From an optimization exercise on the open Yosys and OpenROAD flow, aimed at small area and a short achievable clock period; shortcuts taken in it are not production practice.
Where RTL was checked, it was by simulation tests only, not by an equivalence proof against the original.
The series may have gaps, and a smaller design here may also do less where the tests do not look.
No functional check of the RTL was part of run 3.

## flow/design.v in outline (module list and top-level ports)
// module sine_q: 66 lines
// module lockin_mul: 320 lines
// module xy_mul: 2170 lines
// module opo_locking: 398 lines
module opo_locking #(
	parameter integer CART_LENGTH = 24,
	parameter integer SINUSOID_LENGTH = 16,
	parameter integer ADC_LENGTH = 14,
	parameter integer COUNTER_LENGTH = 32,
	parameter integer UPPERBOUND_COUNTOUT = 15,
	parameter integer LOWERBOUND_COUNTOUT = 6
)(
input wire [ADC_LENGTH-1:0]adc_dat_a_i,
input wire [ADC_LENGTH-1:0]adc_dat_b_i,
input wire clk,
input wire user_cntr,
input wire rst,
input wire [COUNTER_LENGTH-1:0]inc_in,
input wire sinc_in,
output wire [CART_LENGTH-1:0]x_out,
output wire [CART_LENGTH-1:0]y_out,
output wire [SINUSOID_LENGTH-1:0]cos_out,
output wire [SINUSOID_LENGTH-1:0]sin_out
);
  // ...
==> flow/flow/run.sh <==
#!/bin/bash
set -euo pipefail
bash standard.sh SETUP_SLACK_MARGIN=7.0 finish > standard_make.log 2>&1
==> flow/standard.sh <==
#!/bin/bash
# synth_recipe.tcl (not shown) runs the flow's synth.tcl, then flattens the netlist and writes it again
# the make line also repeats each setting of config.mk as NAME=value (left out here)
make -C /OpenROAD-flow-scripts/flow DESIGN_CONFIG=/design/flow/config.mk WORK_HOME=/design/flow/orfs CLKGATE_MAP_FILE= SYNTH_SCRIPT=/design/flow/synth_recipe.tcl "${@:-finish}"
==> flow/config.mk <==
export PLATFORM = sky130hd
export DESIGN_NAME = opo_locking
export DESIGN_NICKNAME = opo_locking
export VERILOG_FILES = /design/flow/design.v
export SDC_FILE = /design/flow/constraint.sdc
export NUM_CORES = 8
export LEC_CHECK = 0
export ABC_AREA = 1
export CAP_MARGIN = 20
export CORE_MARGIN = 2
export CORE_UTILIZATION = 40
export SLEW_MARGIN = 20
export SYNTH_MEMORY_MAX_BITS = 65536
==> flow/constraint.sdc <==
create_clock -name core_clock -period 11.0 [get_ports {clk}]
set_input_delay 2.2000 -clock core_clock [delete_from_list [all_inputs] [get_ports {clk}]]
set_output_delay 2.2000 -clock core_clock [all_outputs]
set_load 0.01 [all_outputs]
### Signal metal coverage by tile, run 1

The die is cut into 22 by 22 equal tiles; dark purple is low, yellow is high, scaled to the fullest tile. Values are wire area over tile area, all layers added.
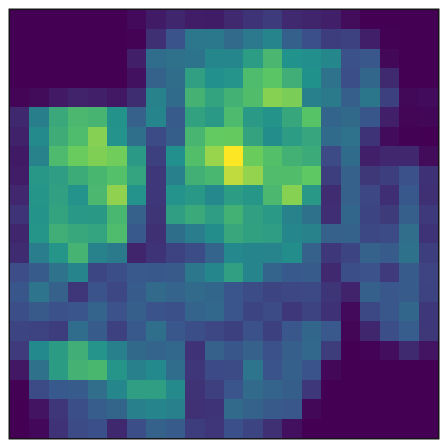
mean over tiles: 0.27
fullest tile: 0.90
nearly empty tiles: 15%
tiles over half the peak: 22%
emptiest ninth of the die: lower right

### Cell sizes after repair, run 1

(1.5 px per um)
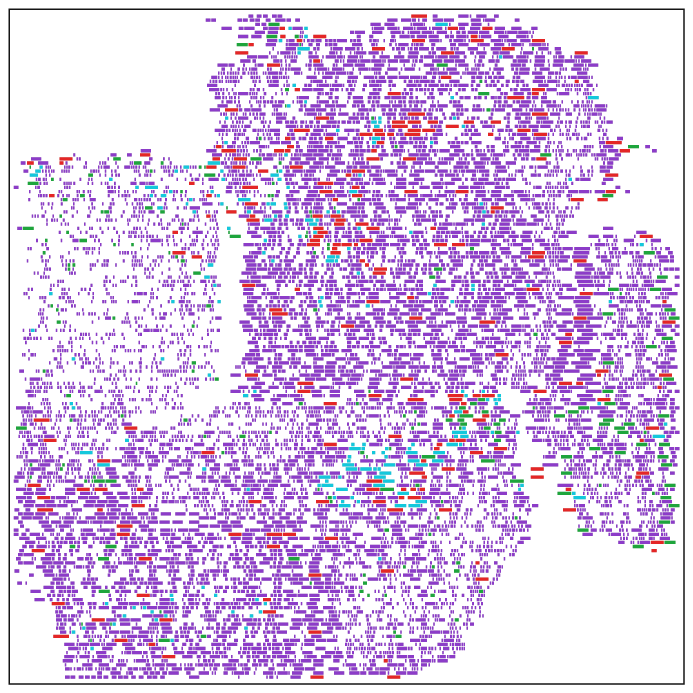
| size | colour | cells | share | most used |
|---|---|---|---|---|
| drive 6 and up | red | 242 | 2.3% | clkbuf_16 |
| drive 1 or less | purple | 9764 | 94% | inv_1 |
| drive 3 to 4 | cyan | 205 | 2.0% | buf_4 |
| drive 2 | green | 210 | 2.0% | dfxtp_2 |

### Routing congestion map, run 1

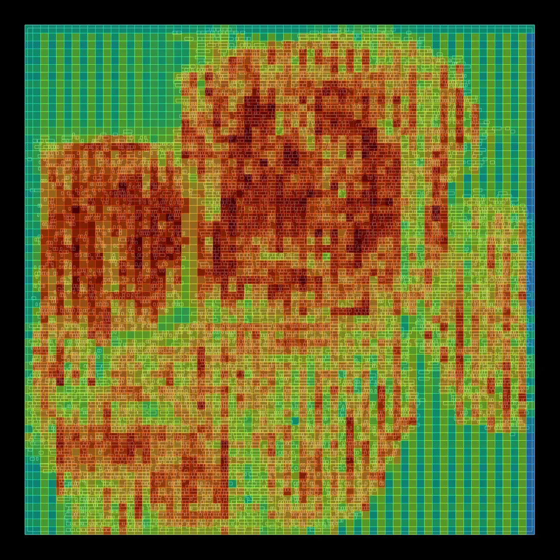
met2 usage: 0.460
most crowded layer after global routing: met2
Final Util: 0.448
met1 Use GR: 0.385
Total Routing Usage GR: 0.296

==> metrics.md, run 1 <==
| Metric | Value |
|---|---|
| Worst EP required | 11.65 ns |
| Fmax | 250 MHz |
| Post-Synth Adder-Cell Area | 0.255 |
| Area of the multi-input gates | 53200 um^2 |
| TritonRoute pass-1 iters | 10 |
| GRT Residual Overflow | 0 |
| Maxcap violations | 0 |
| Clkbuf count | 130 |
| Clock Path Buffers | 3 |
| Critical path's largest stage delay | 0.54 ns |
| Final setup TNS | 0 ns |
| DR WL/cell | 23.9 um |
| Sequential cell area share | 0.186 |
| DR iter-0 viols | 8612 |
| Multi-input combinational area share | 0.603 |
| Status | no timing/DRC/antenna violations |
| Final WS setup | 6.99 ns |
| Via density | 5.67 |
| Post-Synth XOR/XNOR Area | 0.105 |
| Yosys top cell area share | 0.186 |
| Setup CP Type | flip-flop to flip-flop |
| Routability cong. | 1.00 |
| Antenna violations before repair | 9 |
| Synth cell types | 57 |
| Syn_nets | 11700 |
| CTS Hold Bufs | 0 |
| Startpoint types | flip-flop |
| Total Nets Final | 11600 |
| Post-CTS setup buffer count | 8 |
| Synth Register Bits | 791 |
| Htree depth | 3 |
| Main combinational cell family by area after synthesis | adder cells |
| Hold/Removal Path Class | flip-flop to flip-flop |
| Clock slew at reported path FFs | 0.08 ns |
| Met3 usage | 0.0694 |
| Final hold slack | 0.334 ns |
| Top-count cell post-synth | inv_1 |
| Most frequent cells in the layout | inv_1, nand2_1, xor2_1 |
| FP Rows | 163 |
| Worst path most repeated cell | fa_1 |
| # setup viols final | 0 |
| Clk sinks | 791 |
| Cell Chain, Critical Path | buf_12 -> clkinv_8 -> nor2_2 -> o21ai_4 -> buf_12 -> clkbuf_16 -> o22ai_1 -> xor2_1 -> fa_1 -> fa_1 -> inv_1 -> fa_1 -> fa_1 |
| Non-clock buffer share of cell area | 0.0432 |
| Commonest non-fill, non-tap cell in the layout | inv_1 |
| Met2 routed WL | 135 mm |
| Total I/O pin count | 144 |
| Root Driver | clkbuf_16 |
| Unrepaired setup endpoints after global routing | true |
| Asr flop ratio synth | 0.0139 |
| Top post-synthesis cells by area | dfxtp_1, fa_1, xor2_1 |
| Chip Width | 449 um |
| Storage element area | 16500 um^2 |
| CP delay by family, top | adder cells |
| CTS tree | yes |
==> inputs of run 2 (changes only) <==
==> flow/run.sh (new file) <==
#!/bin/bash
# synth_recipe.tcl (not shown) runs the flow's synth.tcl, then flattens the netlist and writes it again
# the make line also repeats each setting of config.mk as NAME=value (left out here)
make -C /OpenROAD-flow-scripts/flow DESIGN_CONFIG=/design/flow/config.mk WORK_HOME=/design/flow/orfs CLKGATE_MAP_FILE= SYNTH_SCRIPT=/design/flow/synth_recipe.tcl finish
removed: flow/flow/run.sh
removed: flow/standard.sh
### PDN straps and rails, run 2

(1 px per um) Pins as bars on the die edge. Tap cells in grey.
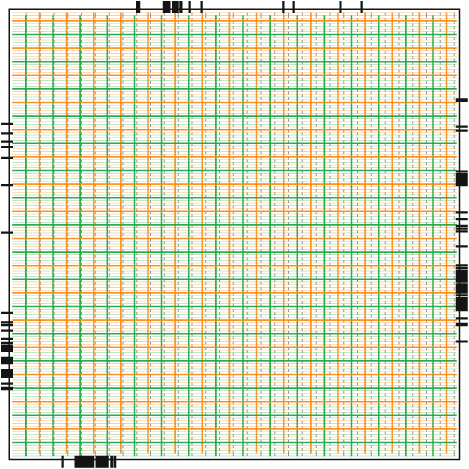
| net | colour |
|---|---|
| VDD | orange |
| VSS | green |
rows: 163
met4 straps: 32

### Routing congestion map, run 2

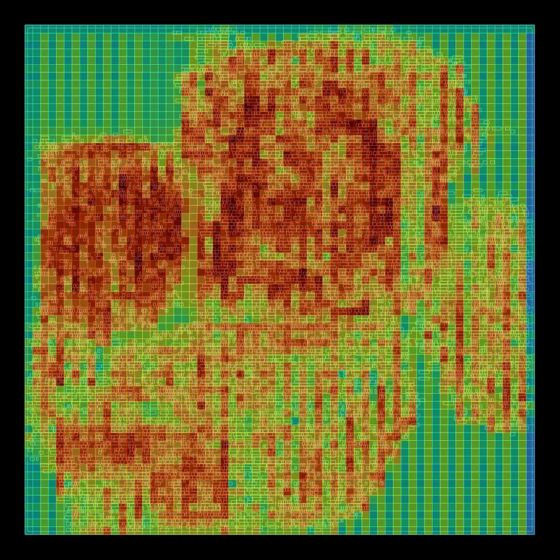
Total Routing Usage GR: 0.295
met3 usage: 0.0682
met2 usage: 0.458

==> run 2 against run 1 <==
- count of clock-buffer cells in the layout unchanged
- register-to-register slack got worse by 1.6 ns
- critical path depth unchanged
- setup slack got worse by 1.6 ns
- cell area decreased by 2.0%
- synthesized cell count unchanged
==> metrics.md, run 2 <==
| Metric | Value |
|---|---|
| Chip Width | 449 um |
| DR WL/cell | 23.5 um |
| Total Nets Final | 11500 |
| Top post-synthesis cells by area | dfxtp_1, fa_1, xor2_1 |
| CTS Hold Bufs | 0 |
| Clock Path Buffers | 3 |
| Final Util | 0.439 |
| Most crowded layer after global routing | met2 |
| Post-Synth XOR/XNOR Area | 0.105 |
| Worst EP required | 11.63 ns |
| Maxcap violations | 0 |
| Final setup TNS | 0 ns |
| Asr flop ratio synth | 0.0139 |
| Hold/Removal Path Class | flip-flop to flip-flop |
| Syn_nets | 11700 |
| Worst path most repeated cell | fa_1 |
| Final hold slack | 0.335 ns |
| Post-CTS setup buffer count | 0 |
| Sequential cell area share | 0.189 |
| CP delay by family, top | buffers and inverters |
| Non-clock buffer share of cell area | 0.0298 |
| Post-Synth Adder-Cell Area | 0.255 |
| Cell Chain, Critical Path | buf_4 -> clkinv_1 -> nor2_1 -> o21ai_2 -> buf_4 -> o22ai_1 -> xor2_1 -> fa_1 -> inv_1 -> fa_1 -> inv_1 -> fa_1 -> fa_1 |
| Synth cell types | 57 |
| Status | no timing/DRC/antenna violations |
| Via density | 5.64 |
| Clkbuf count | 130 |
| Yosys top cell area share | 0.186 |
| Top-count cell post-synth | inv_1 |
| Main combinational cell family by area after synthesis | adder cells |
| Met2 routed WL | 133 mm |
| Synth Register Bits | 791 |
| # setup viols final | 0 |
| CTS tree | yes |
| Critical path's largest stage delay | 1.00 ns |
| Met1 Use GR | 0.383 |
| Final WS setup | 5.40 ns |
### Signal metal coverage by tile, run 2

The die is cut into 22 by 22 equal tiles; dark purple is low, yellow is high, scaled to the fullest tile. Values are wire area over tile area, all layers added.
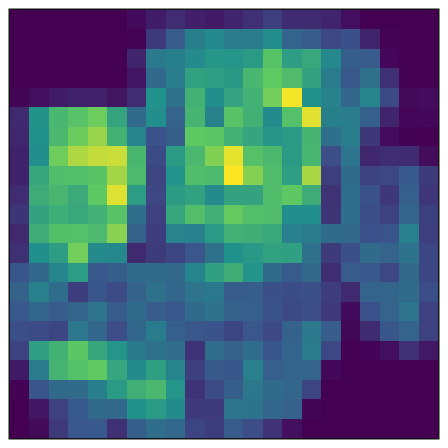
emptiest ninth of the die: lower right
mean over tiles: 0.26
fullest tile: 0.78

### Cell sizes after repair, run 2

(1.5 px per um)
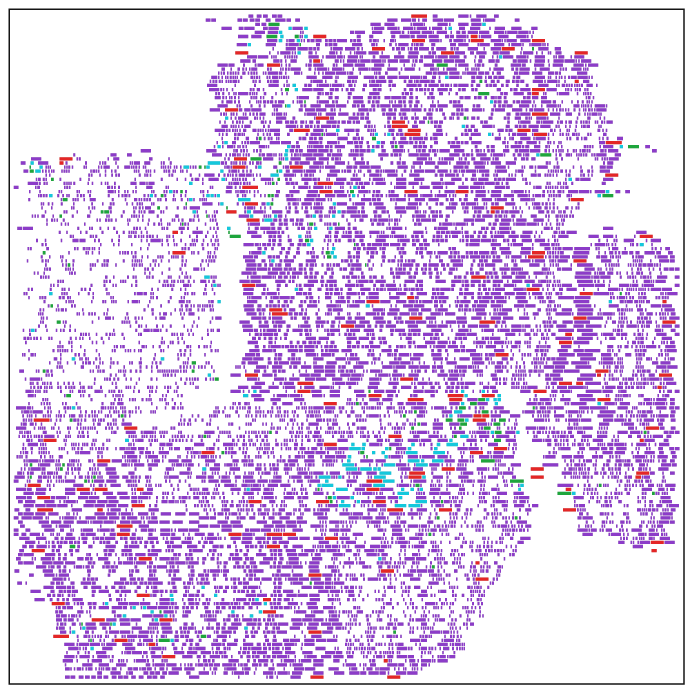
| size | colour | cells | share | most used |
|---|---|---|---|---|
| drive 1 or less | purple | 9890 | 95% | inv_1 |
| drive 2 | green | 124 | 1.2% | or2_2 |
| drive 6 and up | red | 152 | 1.5% | clkbuf_16 |
| drive 3 to 4 | cyan | 193 | 1.9% | buf_4 |

==> inputs of run 3 (changes only) <==
--- a/flow/design.v
+++ b/flow/design.v
@@ -389,5 +389,5 @@
   input wire [39:0] x,
   input wire [31:0] inc,
-  output reg [22:0] p
+  output wire [22:0] p
 );
   wire [15:0] id_neg, id_one, id_two;
@@ -2553,5 +2553,5 @@
   wire [55:0] rb = {b_s1300, b_s1298, b_s1296, b_s1294, b_s1292, b_s1290, b_s1288, b_s1286, b_s1284, b_s1282, b_s1280, b_s1278, b_s1276, b_s1274, b_s1272, b_s1270, b_s1268, b_s1266, b_s1264, b_s1262, b_s1260, b_s1258, b_s1256, b_s1254, b_s1252, b_s1250, b_s1248, b_s1246, b_s1244, b_s1242, b_s1240, b_s1238, b_s1236, b_s1234, b_s1232, b_s1230, b_s1228, b_s1226, b_s1224, b_s1222, b_s1220, b_s1218, b_s1216, b_s1214, b_s1212, b_s1210, b_s1208, b_s1206, b_s1204, b_s1202, b_s1200, b_s1198, b_s1196, b_q880, 1'b0, b_q876};
   wire [55:0] s = ra + rb;
-  always @(posedge clk) p <= s[55:33];
+  assign p = s[55:33];
 endmodule
 module opo_locking #(
@@ -2671,5 +2671,4 @@
 wire cap = b2 & ~b1;           
 wire cap_next = b1 & ~c1[31];  
-reg [39:0] sum_x, sum_y;
 reg clr;
 always @(posedge clk or negedge rst) begin
@@ -2677,57 +2676,58 @@
 	else clr <= cap_next;
 end
-wire [23:0] dsx = pxa + pxb + {23'd0, pxc};
-wire [23:0] dsy = pya + pyb + {23'd0, pyc};
-wire [39:0] dx = {{17{~dsx[23]}}, dsx[22:0]};
-wire [39:0] dy = {{17{~dsy[23]}}, dsy[22:0]};
-localparam [39:0] DOFF = 40'hFF_FF80_0000;  
-wire ax_s1 = sum_x[0] ^ pxa[0];
-wire ax_c2 = sum_x[0] & pxa[0];
-wire ax_s3 = sum_x[1] ^ pxa[1];
-wire ax_c4 = sum_x[1] & pxa[1];
-wire ax_s5 = sum_x[2] ^ pxa[2];
-wire ax_c6 = sum_x[2] & pxa[2];
-wire ax_s7 = sum_x[3] ^ pxa[3];
-wire ax_c8 = sum_x[3] & pxa[3];
-wire ax_s9 = sum_x[4] ^ pxa[4];
-wire ax_c10 = sum_x[4] & pxa[4];
-wire ax_s11 = sum_x[5] ^ pxa[5];
-wire ax_c12 = sum_x[5] & pxa[5];
-wire ax_s13 = sum_x[6] ^ pxa[6];
-wire ax_c14 = sum_x[6] & pxa[6];
-wire ax_s15 = sum_x[7] ^ pxa[7];
-wire ax_c16 = sum_x[7] & pxa[7];
-wire ax_s17 = sum_x[8] ^ pxa[8];
-wire ax_c18 = sum_x[8] & pxa[8];
-wire ax_s19 = sum_x[9] ^ pxa[9];
-wire ax_c20 = sum_x[9] & pxa[9];
-wire ax_s21 = sum_x[10] ^ pxa[10];
-wire ax_c22 = sum_x[10] & pxa[10];
-wire ax_s23 = sum_x[11] ^ pxa[11];
-wire ax_c24 = sum_x[11] & pxa[11];
-wire ax_s25 = sum_x[12] ^ pxa[12];
-wire ax_c26 = sum_x[12] & pxa[12];
-wire ax_s27 = sum_x[13] ^ pxa[13];
-wire ax_c28 = sum_x[13] & pxa[13];
-wire ax_s29 = sum_x[14] ^ pxa[14];
-wire ax_c30 = sum_x[14] & pxa[14];
-wire ax_s31 = sum_x[15] ^ pxa[15];
-wire ax_c32 = sum_x[15] & pxa[15];
-wire ax_s33 = sum_x[16] ^ pxa[16];
-wire ax_c34 = sum_x[16] & pxa[16];
-wire ax_s35 = sum_x[17] ^ pxa[17];
-wire ax_c36 = sum_x[17] & pxa[17];
-wire ax_s37 = sum_x[18] ^ pxa[18];
-wire ax_c38 = sum_x[18] & pxa[18];
-wire ax_s39 = sum_x[19] ^ pxa[19];
-wire ax_c40 = sum_x[19] & pxa[19];
-wire ax_s41 = sum_x[20] ^ pxa[20];
-wire ax_c42 = sum_x[20] & pxa[20];
-wire ax_s43 = sum_x[21] ^ pxa[21];
-wire ax_c44 = sum_x[21] & pxa[21];
-wire ax_s45 = sum_x[22] ^ pxa[22];
-wire ax_c46 = sum_x[22] & pxa[22];
-wire ax_s47 = ~(sum_x[23] ^ pxa[23]);
-wire ax_c48 = sum_x[23] | pxa[23];
+reg [39:0] sum_x, sum_y;
+wire [39:0] base_x, base_y;
+generate for (gi = 0; gi < 40; gi = gi + 1) begin : g_base
+	assign base_x[gi] = ~clr & sum_x[gi];
+	assign base_y[gi] = ~clr & sum_y[gi];
+end endgenerate
+wire ax_s1 = base_x[0] ^ pxa[0];
+wire ax_c2 = base_x[0] & pxa[0];
+wire ax_s3 = base_x[1] ^ pxa[1];
+wire ax_c4 = base_x[1] & pxa[1];
+wire ax_s5 = base_x[2] ^ pxa[2];
+wire ax_c6 = base_x[2] & pxa[2];
+wire ax_s7 = base_x[3] ^ pxa[3];
+wire ax_c8 = base_x[3] & pxa[3];
+wire ax_s9 = base_x[4] ^ pxa[4];
+wire ax_c10 = base_x[4] & pxa[4];
+wire ax_s11 = base_x[5] ^ pxa[5];
+wire ax_c12 = base_x[5] & pxa[5];
+wire ax_s13 = base_x[6] ^ pxa[6];
+wire ax_c14 = base_x[6] & pxa[6];
+wire ax_s15 = base_x[7] ^ pxa[7];
+wire ax_c16 = base_x[7] & pxa[7];
+wire ax_s17 = base_x[8] ^ pxa[8];
+wire ax_c18 = base_x[8] & pxa[8];
+wire ax_s19 = base_x[9] ^ pxa[9];
+wire ax_c20 = base_x[9] & pxa[9];
+wire ax_s21 = base_x[10] ^ pxa[10];
+wire ax_c22 = base_x[10] & pxa[10];
+wire ax_s23 = base_x[11] ^ pxa[11];
+wire ax_c24 = base_x[11] & pxa[11];
+wire ax_s25 = base_x[12] ^ pxa[12];
+wire ax_c26 = base_x[12] & pxa[12];
+wire ax_s27 = base_x[13] ^ pxa[13];
+wire ax_c28 = base_x[13] & pxa[13];
+wire ax_s29 = base_x[14] ^ pxa[14];
+wire ax_c30 = base_x[14] & pxa[14];
+wire ax_s31 = base_x[15] ^ pxa[15];
+wire ax_c32 = base_x[15] & pxa[15];
+wire ax_s33 = base_x[16] ^ pxa[16];
+wire ax_c34 = base_x[16] & pxa[16];
+wire ax_s35 = base_x[17] ^ pxa[17];
+wire ax_c36 = base_x[17] & pxa[17];
+wire ax_s37 = base_x[18] ^ pxa[18];
+wire ax_c38 = base_x[18] & pxa[18];
+wire ax_s39 = base_x[19] ^ pxa[19];
+wire ax_c40 = base_x[19] & pxa[19];
+wire ax_s41 = base_x[20] ^ pxa[20];
+wire ax_c42 = base_x[20] & pxa[20];
+wire ax_s43 = base_x[21] ^ pxa[21];
+wire ax_c44 = base_x[21] & pxa[21];
+wire ax_s45 = base_x[22] ^ pxa[22];
+wire ax_c46 = base_x[22] & pxa[22];
+wire ax_s47 = ~(base_x[23] ^ pxa[23]);
+wire ax_c48 = base_x[23] | pxa[23];
 wire ax_s49 = pxb[0] ^ pxc;
 wire ax_c50 = pxb[0] & pxc;
@@ -2778,72 +2778,72 @@
 wire ax_s95 = pxb[23] ^ ax_c46 ^ ax_s47;
 wire ax_c96 = (pxb[23] & ax_c46) | (pxb[23] & ax_s47) | (ax_c46 & ax_s47);
-wire ax_s97 = ~(sum_x[24] ^ ax_c48);
-wire ax_c98 = sum_x[24] | ax_c48;
-wire ax_s99 = ~sum_x[25];
-wire ax_s100 = ~sum_x[26];
-wire ax_s101 = ~sum_x[27];
-wire ax_s102 = ~sum_x[28];
-wire ax_s103 = ~sum_x[29];
-wire ax_s104 = ~sum_x[30];
-wire ax_s105 = ~sum_x[31];
-wire ax_s106 = ~sum_x[32];
-wire ax_s107 = ~sum_x[33];
-wire ax_s108 = ~sum_x[34];
-wire ax_s109 = ~sum_x[35];
-wire ax_s110 = ~sum_x[36];
-wire ax_s111 = ~sum_x[37];
-wire ax_s112 = ~sum_x[38];
-wire ax_s113 = ~sum_x[39];
-wire [39:0] ax_ra = {sum_x[38], sum_x[37], sum_x[36], sum_x[35], sum_x[34], sum_x[33], sum_x[32], sum_x[31], sum_x[30], sum_x[29], sum_x[28], sum_x[27], sum_x[26], sum_x[25], ax_c98, ax_c96, ax_c94, ax_c92, ax_c90, ax_c88, ax_c86, ax_c84, ax_c82, ax_c80, ax_c78, ax_c76, ax_c74, ax_c72, ax_c70, ax_c68, ax_c66, ax_c64, ax_c62, ax_c60, ax_c58, ax_c56, ax_c54, ax_c52, ax_c50, ax_s49};
+wire ax_s97 = ~(base_x[24] ^ ax_c48);
+wire ax_c98 = base_x[24] | ax_c48;
+wire ax_s99 = ~base_x[25];
+wire ax_s100 = ~base_x[26];
+wire ax_s101 = ~base_x[27];
+wire ax_s102 = ~base_x[28];
+wire ax_s103 = ~base_x[29];
+wire ax_s104 = ~base_x[30];
+wire ax_s105 = ~base_x[31];
+wire ax_s106 = ~base_x[32];
+wire ax_s107 = ~base_x[33];
+wire ax_s108 = ~base_x[34];
+wire ax_s109 = ~base_x[35];
+wire ax_s110 = ~base_x[36];
+wire ax_s111 = ~base_x[37];
+wire ax_s112 = ~base_x[38];
+wire ax_s113 = ~base_x[39];
+wire [39:0] ax_ra = {base_x[38], base_x[37], base_x[36], base_x[35], base_x[34], base_x[33], base_x[32], base_x[31], base_x[30], base_x[29], base_x[28], base_x[27], base_x[26], base_x[25], ax_c98, ax_c96, ax_c94, ax_c92, ax_c90, ax_c88, ax_c86, ax_c84, ax_c82, ax_c80, ax_c78, ax_c76, ax_c74, ax_c72, ax_c70, ax_c68, ax_c66, ax_c64, ax_c62, ax_c60, ax_c58, ax_c56, ax_c54, ax_c52, ax_c50, ax_s49};
 wire [39:0] ax_rb = {ax_s113, ax_s112, ax_s111, ax_s110, ax_s109, ax_s108, ax_s107, ax_s106, ax_s105, ax_s104, ax_s103, ax_s102, ax_s101, ax_s100, ax_s99, ax_s97, ax_s95, ax_s93, ax_s91, ax_s89, ax_s87, ax_s85, ax_s83, ax_s81, ax_s79, ax_s77, ax_s75, ax_s73, ax_s71, ax_s69, ax_s67, ax_s65, ax_s63, ax_s61, ax_s59, ax_s57, ax_s55, ax_s53, ax_s51, ax_s1};
 wire [39:0] asum_x = ax_ra + ax_rb;
-wire ay_s1 = sum_y[0] ^ pya[0];
-wire ay_c2 = sum_y[0] & pya[0];
-wire ay_s3 = sum_y[1] ^ pya[1];
-wire ay_c4 = sum_y[1] & pya[1];
-wire ay_s5 = sum_y[2] ^ pya[2];
-wire ay_c6 = sum_y[2] & pya[2];
-wire ay_s7 = sum_y[3] ^ pya[3];
-wire ay_c8 = sum_y[3] & pya[3];
-wire ay_s9 = sum_y[4] ^ pya[4];
-wire ay_c10 = sum_y[4] & pya[4];
-wire ay_s11 = sum_y[5] ^ pya[5];
-wire ay_c12 = sum_y[5] & pya[5];
-wire ay_s13 = sum_y[6] ^ pya[6];
-wire ay_c14 = sum_y[6] & pya[6];
-wire ay_s15 = sum_y[7] ^ pya[7];
-wire ay_c16 = sum_y[7] & pya[7];
-wire ay_s17 = sum_y[8] ^ pya[8];
-wire ay_c18 = sum_y[8] & pya[8];
-wire ay_s19 = sum_y[9] ^ pya[9];
-wire ay_c20 = sum_y[9] & pya[9];
-wire ay_s21 = sum_y[10] ^ pya[10];
-wire ay_c22 = sum_y[10] & pya[10];
-wire ay_s23 = sum_y[11] ^ pya[11];
-wire ay_c24 = sum_y[11] & pya[11];
-wire ay_s25 = sum_y[12] ^ pya[12];
-wire ay_c26 = sum_y[12] & pya[12];
-wire ay_s27 = sum_y[13] ^ pya[13];
-wire ay_c28 = sum_y[13] & pya[13];
-wire ay_s29 = sum_y[14] ^ pya[14];
-wire ay_c30 = sum_y[14] & pya[14];
-wire ay_s31 = sum_y[15] ^ pya[15];
-wire ay_c32 = sum_y[15] & pya[15];
-wire ay_s33 = sum_y[16] ^ pya[16];
-wire ay_c34 = sum_y[16] & pya[16];
-wire ay_s35 = sum_y[17] ^ pya[17];
-wire ay_c36 = sum_y[17] & pya[17];
-wire ay_s37 = sum_y[18] ^ pya[18];
-wire ay_c38 = sum_y[18] & pya[18];
-wire ay_s39 = sum_y[19] ^ pya[19];
-wire ay_c40 = sum_y[19] & pya[19];
-wire ay_s41 = sum_y[20] ^ pya[20];
-wire ay_c42 = sum_y[20] & pya[20];
-wire ay_s43 = sum_y[21] ^ pya[21];
-wire ay_c44 = sum_y[21] & pya[21];
-wire ay_s45 = sum_y[22] ^ pya[22];
-wire ay_c46 = sum_y[22] & pya[22];
-wire ay_s47 = ~(sum_y[23] ^ pya[23]);
-wire ay_c48 = sum_y[23] | pya[23];
+wire ay_s1 = base_y[0] ^ pya[0];
+wire ay_c2 = base_y[0] & pya[0];
+wire ay_s3 = base_y[1] ^ pya[1];
+wire ay_c4 = base_y[1] & pya[1];
+wire ay_s5 = base_y[2] ^ pya[2];
+wire ay_c6 = base_y[2] & pya[2];
+wire ay_s7 = base_y[3] ^ pya[3];
+wire ay_c8 = base_y[3] & pya[3];
+wire ay_s9 = base_y[4] ^ pya[4];
+wire ay_c10 = base_y[4] & pya[4];
+wire ay_s11 = base_y[5] ^ pya[5];
+wire ay_c12 = base_y[5] & pya[5];
+wire ay_s13 = base_y[6] ^ pya[6];
+wire ay_c14 = base_y[6] & pya[6];
+wire ay_s15 = base_y[7] ^ pya[7];
+wire ay_c16 = base_y[7] & pya[7];
+wire ay_s17 = base_y[8] ^ pya[8];
+wire ay_c18 = base_y[8] & pya[8];
+wire ay_s19 = base_y[9] ^ pya[9];
+wire ay_c20 = base_y[9] & pya[9];
+wire ay_s21 = base_y[10] ^ pya[10];
+wire ay_c22 = base_y[10] & pya[10];
+wire ay_s23 = base_y[11] ^ pya[11];
+wire ay_c24 = base_y[11] & pya[11];
+wire ay_s25 = base_y[12] ^ pya[12];
+wire ay_c26 = base_y[12] & pya[12];
+wire ay_s27 = base_y[13] ^ pya[13];
+wire ay_c28 = base_y[13] & pya[13];
+wire ay_s29 = base_y[14] ^ pya[14];
+wire ay_c30 = base_y[14] & pya[14];
+wire ay_s31 = base_y[15] ^ pya[15];
+wire ay_c32 = base_y[15] & pya[15];
+wire ay_s33 = base_y[16] ^ pya[16];
+wire ay_c34 = base_y[16] & pya[16];
+wire ay_s35 = base_y[17] ^ pya[17];
+wire ay_c36 = base_y[17] & pya[17];
+wire ay_s37 = base_y[18] ^ pya[18];
+wire ay_c38 = base_y[18] & pya[18];
+wire ay_s39 = base_y[19] ^ pya[19];
+wire ay_c40 = base_y[19] & pya[19];
+wire ay_s41 = base_y[20] ^ pya[20];
+wire ay_c42 = base_y[20] & pya[20];
+wire ay_s43 = base_y[21] ^ pya[21];
+wire ay_c44 = base_y[21] & pya[21];
+wire ay_s45 = base_y[22] ^ pya[22];
+wire ay_c46 = base_y[22] & pya[22];
+wire ay_s47 = ~(base_y[23] ^ pya[23]);
+wire ay_c48 = base_y[23] | pya[23];
 wire ay_s49 = pyb[0] ^ pyc;
 wire ay_c50 = pyb[0] & pyc;
@@ -2894,47 +2894,55 @@
 wire ay_s95 = pyb[23] ^ ay_c46 ^ ay_s47;
 wire ay_c96 = (pyb[23] & ay_c46) | (pyb[23] & ay_s47) | (ay_c46 & ay_s47);
-wire ay_s97 = ~(sum_y[24] ^ ay_c48);
-wire ay_c98 = sum_y[24] | ay_c48;
-wire ay_s99 = ~sum_y[25];
-wire ay_s100 = ~sum_y[26];
-wire ay_s101 = ~sum_y[27];
-wire ay_s102 = ~sum_y[28];
-wire ay_s103 = ~sum_y[29];
-wire ay_s104 = ~sum_y[30];
-wire ay_s105 = ~sum_y[31];
-wire ay_s106 = ~sum_y[32];
-wire ay_s107 = ~sum_y[33];
-wire ay_s108 = ~sum_y[34];
-wire ay_s109 = ~sum_y[35];
-wire ay_s110 = ~sum_y[36];
-wire ay_s111 = ~sum_y[37];
-wire ay_s112 = ~sum_y[38];
-wire ay_s113 = ~sum_y[39];
-wire [39:0] ay_ra = {sum_y[38], sum_y[37], sum_y[36], sum_y[35], sum_y[34], sum_y[33], sum_y[32], sum_y[31], sum_y[30], sum_y[29], sum_y[28], sum_y[27], sum_y[26], sum_y[25], ay_c98, ay_c96, ay_c94, ay_c92, ay_c90, ay_c88, ay_c86, ay_c84, ay_c82, ay_c80, ay_c78, ay_c76, ay_c74, ay_c72, ay_c70, ay_c68, ay_c66, ay_c64, ay_c62, ay_c60, ay_c58, ay_c56, ay_c54, ay_c52, ay_c50, ay_s49};
+wire ay_s97 = ~(base_y[24] ^ ay_c48);
+wire ay_c98 = base_y[24] | ay_c48;
+wire ay_s99 = ~base_y[25];
+wire ay_s100 = ~base_y[26];
+wire ay_s101 = ~base_y[27];
+wire ay_s102 = ~base_y[28];
+wire ay_s103 = ~base_y[29];
+wire ay_s104 = ~base_y[30];
+wire ay_s105 = ~base_y[31];
+wire ay_s106 = ~base_y[32];
+wire ay_s107 = ~base_y[33];
+wire ay_s108 = ~base_y[34];
+wire ay_s109 = ~base_y[35];
+wire ay_s110 = ~base_y[36];
+wire ay_s111 = ~base_y[37];
+wire ay_s112 = ~base_y[38];
+wire ay_s113 = ~base_y[39];
+wire [39:0] ay_ra = {base_y[38], base_y[37], base_y[36], base_y[35], base_y[34], base_y[33], base_y[32], base_y[31], base_y[30], base_y[29], base_y[28], base_y[27], base_y[26], base_y[25], ay_c98, ay_c96, ay_c94, ay_c92, ay_c90, ay_c88, ay_c86, ay_c84, ay_c82, ay_c80, ay_c78, ay_c76, ay_c74, ay_c72, ay_c70, ay_c68, ay_c66, ay_c64, ay_c62, ay_c60, ay_c58, ay_c56, ay_c54, ay_c52, ay_c50, ay_s49};
 wire [39:0] ay_rb = {ay_s113, ay_s112, ay_s111, ay_s110, ay_s109, ay_s108, ay_s107, ay_s106, ay_s105, ay_s104, ay_s103, ay_s102, ay_s101, ay_s100, ay_s99, ay_s97, ay_s95, ay_s93, ay_s91, ay_s89, ay_s87, ay_s85, ay_s83, ay_s81, ay_s79, ay_s77, ay_s75, ay_s73, ay_s71, ay_s69, ay_s67, ay_s65, ay_s63, ay_s61, ay_s59, ay_s57, ay_s55, ay_s53, ay_s51, ay_s1};
 wire [39:0] asum_y = ay_ra + ay_rb;
-wire [39:0] nsum_x = clr ? dx : asum_x;
-wire [39:0] nsum_y = clr ? dy : asum_y;
-reg [39:0] ox, oy;
+wire [39:0] nsum_x = asum_x;
+wire [39:0] nsum_y = asum_y;
+reg [39:0] oy;
 always @(posedge clk) begin
 	sum_x <= nsum_x;
 	sum_y <= nsum_y;
-	if (~g1) ox <= 40'd0; else if (cap_next) ox <= nsum_x;
 	if (~g1) oy <= 40'd0; else if (cap) oy <= sum_y;
 end
-reg [7:0] stn;  
-always @(posedge clk or negedge rst) begin
-	if (!rst) stn <= 8'd0;
-	else stn <= ~stn;
+reg selx;      
+reg capd1, capd2;
+always @(posedge clk) begin
+	selx <= cap_next;
+	capd1 <= cap;
+	capd2 <= capd1;
 end
-wire [39:0] mx;
-generate for (gi = 0; gi < 40; gi = gi + 1) begin : g_mx
-	assign mx[gi] = stn[gi / 5] ? oy[gi] : ox[gi];
-end endgenerate
+wire [39:0] mx = selx ? sum_x : oy;
 wire [22:0] p;
 xy_mul xy_mul_inst (.clk(clk), .x(mx), .inc(inc_q), .p(p));
-reg [22:0] hx, hy;
+reg [22:0] q1x, q1y, hx, hy;
 always @(posedge clk) begin
-	if (state) hx <= p; else hy <= p;
+	if (~g1) begin
+		q1x <= 23'd0;
+		q1y <= 23'd0;
+		hx <= 23'd0;
+		hy <= 23'd0;
+	end else begin
+		if (capd1) q1x <= p;
+		if (capd2) q1y <= p;
+		if (state) hx <= q1x;
+		if (~state) hy <= q1y;
+	end
 end
 reg [29:0] fx, fy;
==> flow/flow/run.sh (new file) <==
#!/bin/bash
set -euo pipefail
bash standard.sh SETUP_SLACK_MARGIN=7.2 MATCH_CELL_FOOTPRINT=0 "BUFFER_PORTS_ARGS=-buffer_cell sky130_fd_sc_hd__buf_4" finish > standard_make.log 2>&1
==> flow/standard.sh (new file) <==
#!/bin/bash
# synth_recipe.tcl (not shown) runs the flow's synth.tcl, then flattens the netlist and writes it again
# the make line also repeats each setting of config.mk as NAME=value (left out here)
make -C /OpenROAD-flow-scripts/flow DESIGN_CONFIG=/design/flow/config.mk WORK_HOME=/design/flow/orfs CLKGATE_MAP_FILE= SYNTH_SCRIPT=/design/flow/synth_recipe.tcl "${@:-finish}"
removed: flow/run.sh
### PDN straps and rails, run 3

(1 px per um) Pins as bars on the die edge. Tap cells in grey.
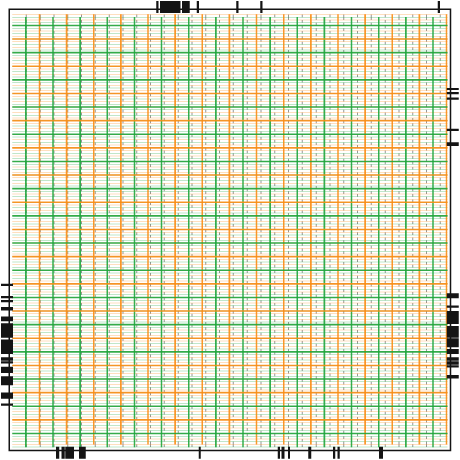
| net | colour |
|---|---|
| VDD | orange |
| VSS | green |
met5 straps: 31
met4 straps: 32
tap cells: 2495

### Cell sizes after repair, run 3

(1.5 px per um)
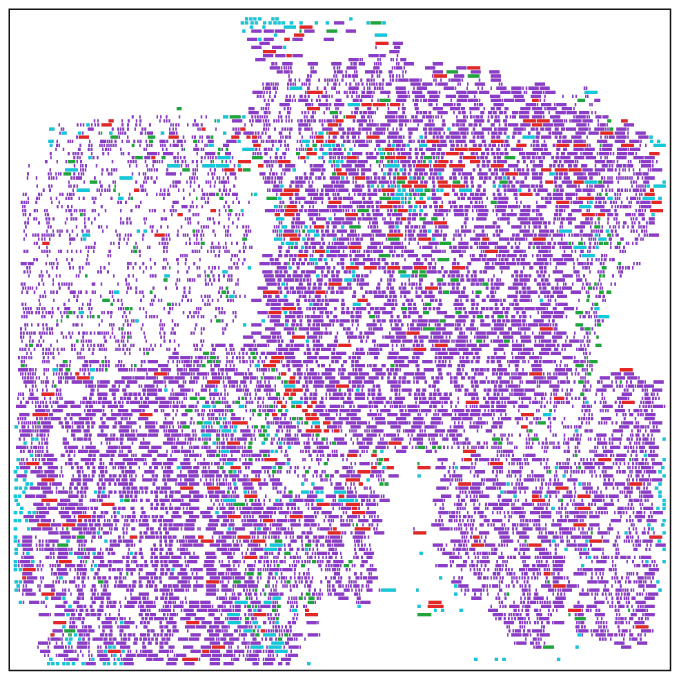
| size | colour | cells | share | most used |
|---|---|---|---|---|
| drive 6 and up | red | 266 | 2.7% | clkbuf_16 |
| drive 3 to 4 | cyan | 435 | 4.4% | buf_4 |
| drive 1 or less | purple | 8978 | 90% | inv_1 |
| drive 2 | green | 321 | 3.2% | o21ai_2 |

### Signal metal coverage by tile, run 3

The die is cut into 22 by 22 equal tiles; dark purple is low, yellow is high, scaled to the fullest tile. Values are wire area over tile area, all layers added.
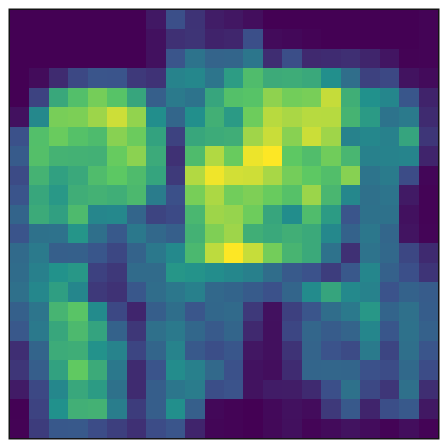
nearly empty tiles: 11%
fullest tile: 0.73
tiles over half the peak: 30%

### Routing congestion map, run 3

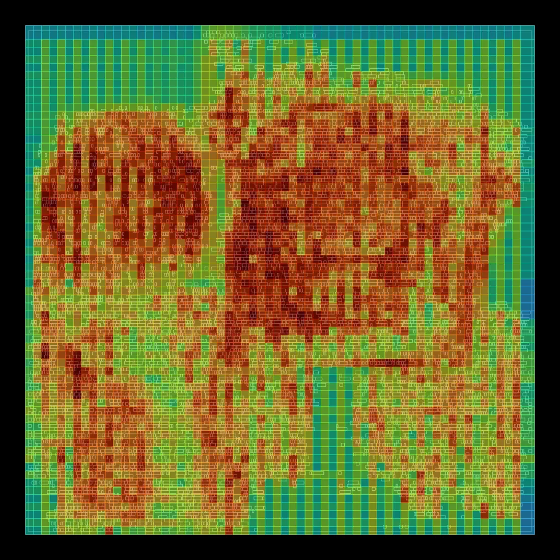
met1 Use GR: 0.383
Total Routing Usage GR: 0.300
met2 usage: 0.473
Final Util: 0.458
DR WL/cell: 24.0 um

==> run 3 against run 2 <==
- sequential cell count shrank 22
- global-route usage grew 0.55 points
- wire length shrank 2.1%
- highest routed layer unchanged
==> metrics.md, run 3 <==
| Metric | Value |
|---|---|
| Top-count cell post-synth | inv_1 |
| GRT Residual Overflow | 0 |
| Unrepaired setup endpoints after global routing | true |
| Most frequent cells in the layout | inv_1, nand2_1, xor2_1 |
| Fmax | 265 MHz |
| Cell Chain, Critical Path | buf_12 -> inv_8 -> nor2_2 -> o21ai_4 -> clkbuf_16 -> buf_4 -> o22ai_4 -> xor2_2 -> fa_1 -> fa_1 -> inv_1 -> fa_2 -> fa_1 |
| Final setup TNS | 0 ns |
| Htree depth | 3 |
| Yosys top cell area share | 0.202 |
| Status | no timing/DRC/antenna violations |
| Clkbuf count | 119 |
| CP delay by family, top | adder cells |
| CTS tree | yes |
| Synth cell types | 57 |
| Total I/O pin count | 144 |
| Non-clock buffer share of cell area | 0.0534 |
| Multi-input combinational area share | 0.604 |
| Post-CTS setup buffer count | 59 |
| Asr flop ratio synth | 0.00390 |
| Setup CP Type | flip-flop to flip-flop |
| TritonRoute pass-1 iters | 9 |
| Clock slew at reported path FFs | 0.07 ns |
| Routability cong. | 0.998 |
| Chip Width | 440 um |
| Top post-synthesis cells by area | dfxtp_1, fa_1, xor2_1 |
| Syn_nets | 11200 |
| Final hold slack | 0.298 ns |
| DR iter-0 viols | 7466 |
| Post-Synth Adder-Cell Area | 0.259 |
| FP Rows | 159 |
| Maxcap violations | 0 |
| Clk sinks | 769 |
| # setup viols final | 0 |
| Commonest non-fill, non-tap cell in the layout | inv_1 |

## re-timing with driven ports
How much do the figures lean on ideal ports? The routed layouts below were timed once more, with nothing changed but the port constraints. Step 1 assumes that a clkbuf_16 drives the clock port and a buf_2 every other input. Step 2 moves the port delays by t, midway between the first and last clock arrival at a register: inputs arrive t later, outputs are due t later. That takes back most of the time a late clock gives input paths. a / b / c = ideal / step 1 / step 2; a / b = the first two.
| run | t (ns) | slack for setup (ns) | hold slack, ns | worst setup path at the end | worst data-port slew with drivers (ns) |
|---|---|---|---|---|---|
| run 1 | 0.843 | 6.994 / 6.960 / 6.506 | 0.334 / 0.334 / 0.334 | input to register | 0.15 |
| run 2 | 0.843 | 5.403 / 5.403 / 5.403 | 0.335 / 0.335 / 0.335 | register to register | 0.14 |
| run 3 | 0.834 | 7.232 / 7.232 / 7.153 | 0.298 / 0.298 / 0.298 | input to register | 0.11 |
After both steps every run listed still meets setup and hold. For run 1, which loses most, drivers alone change the setup slack by -0.034 ns; drivers and shift together by -0.488 ns.
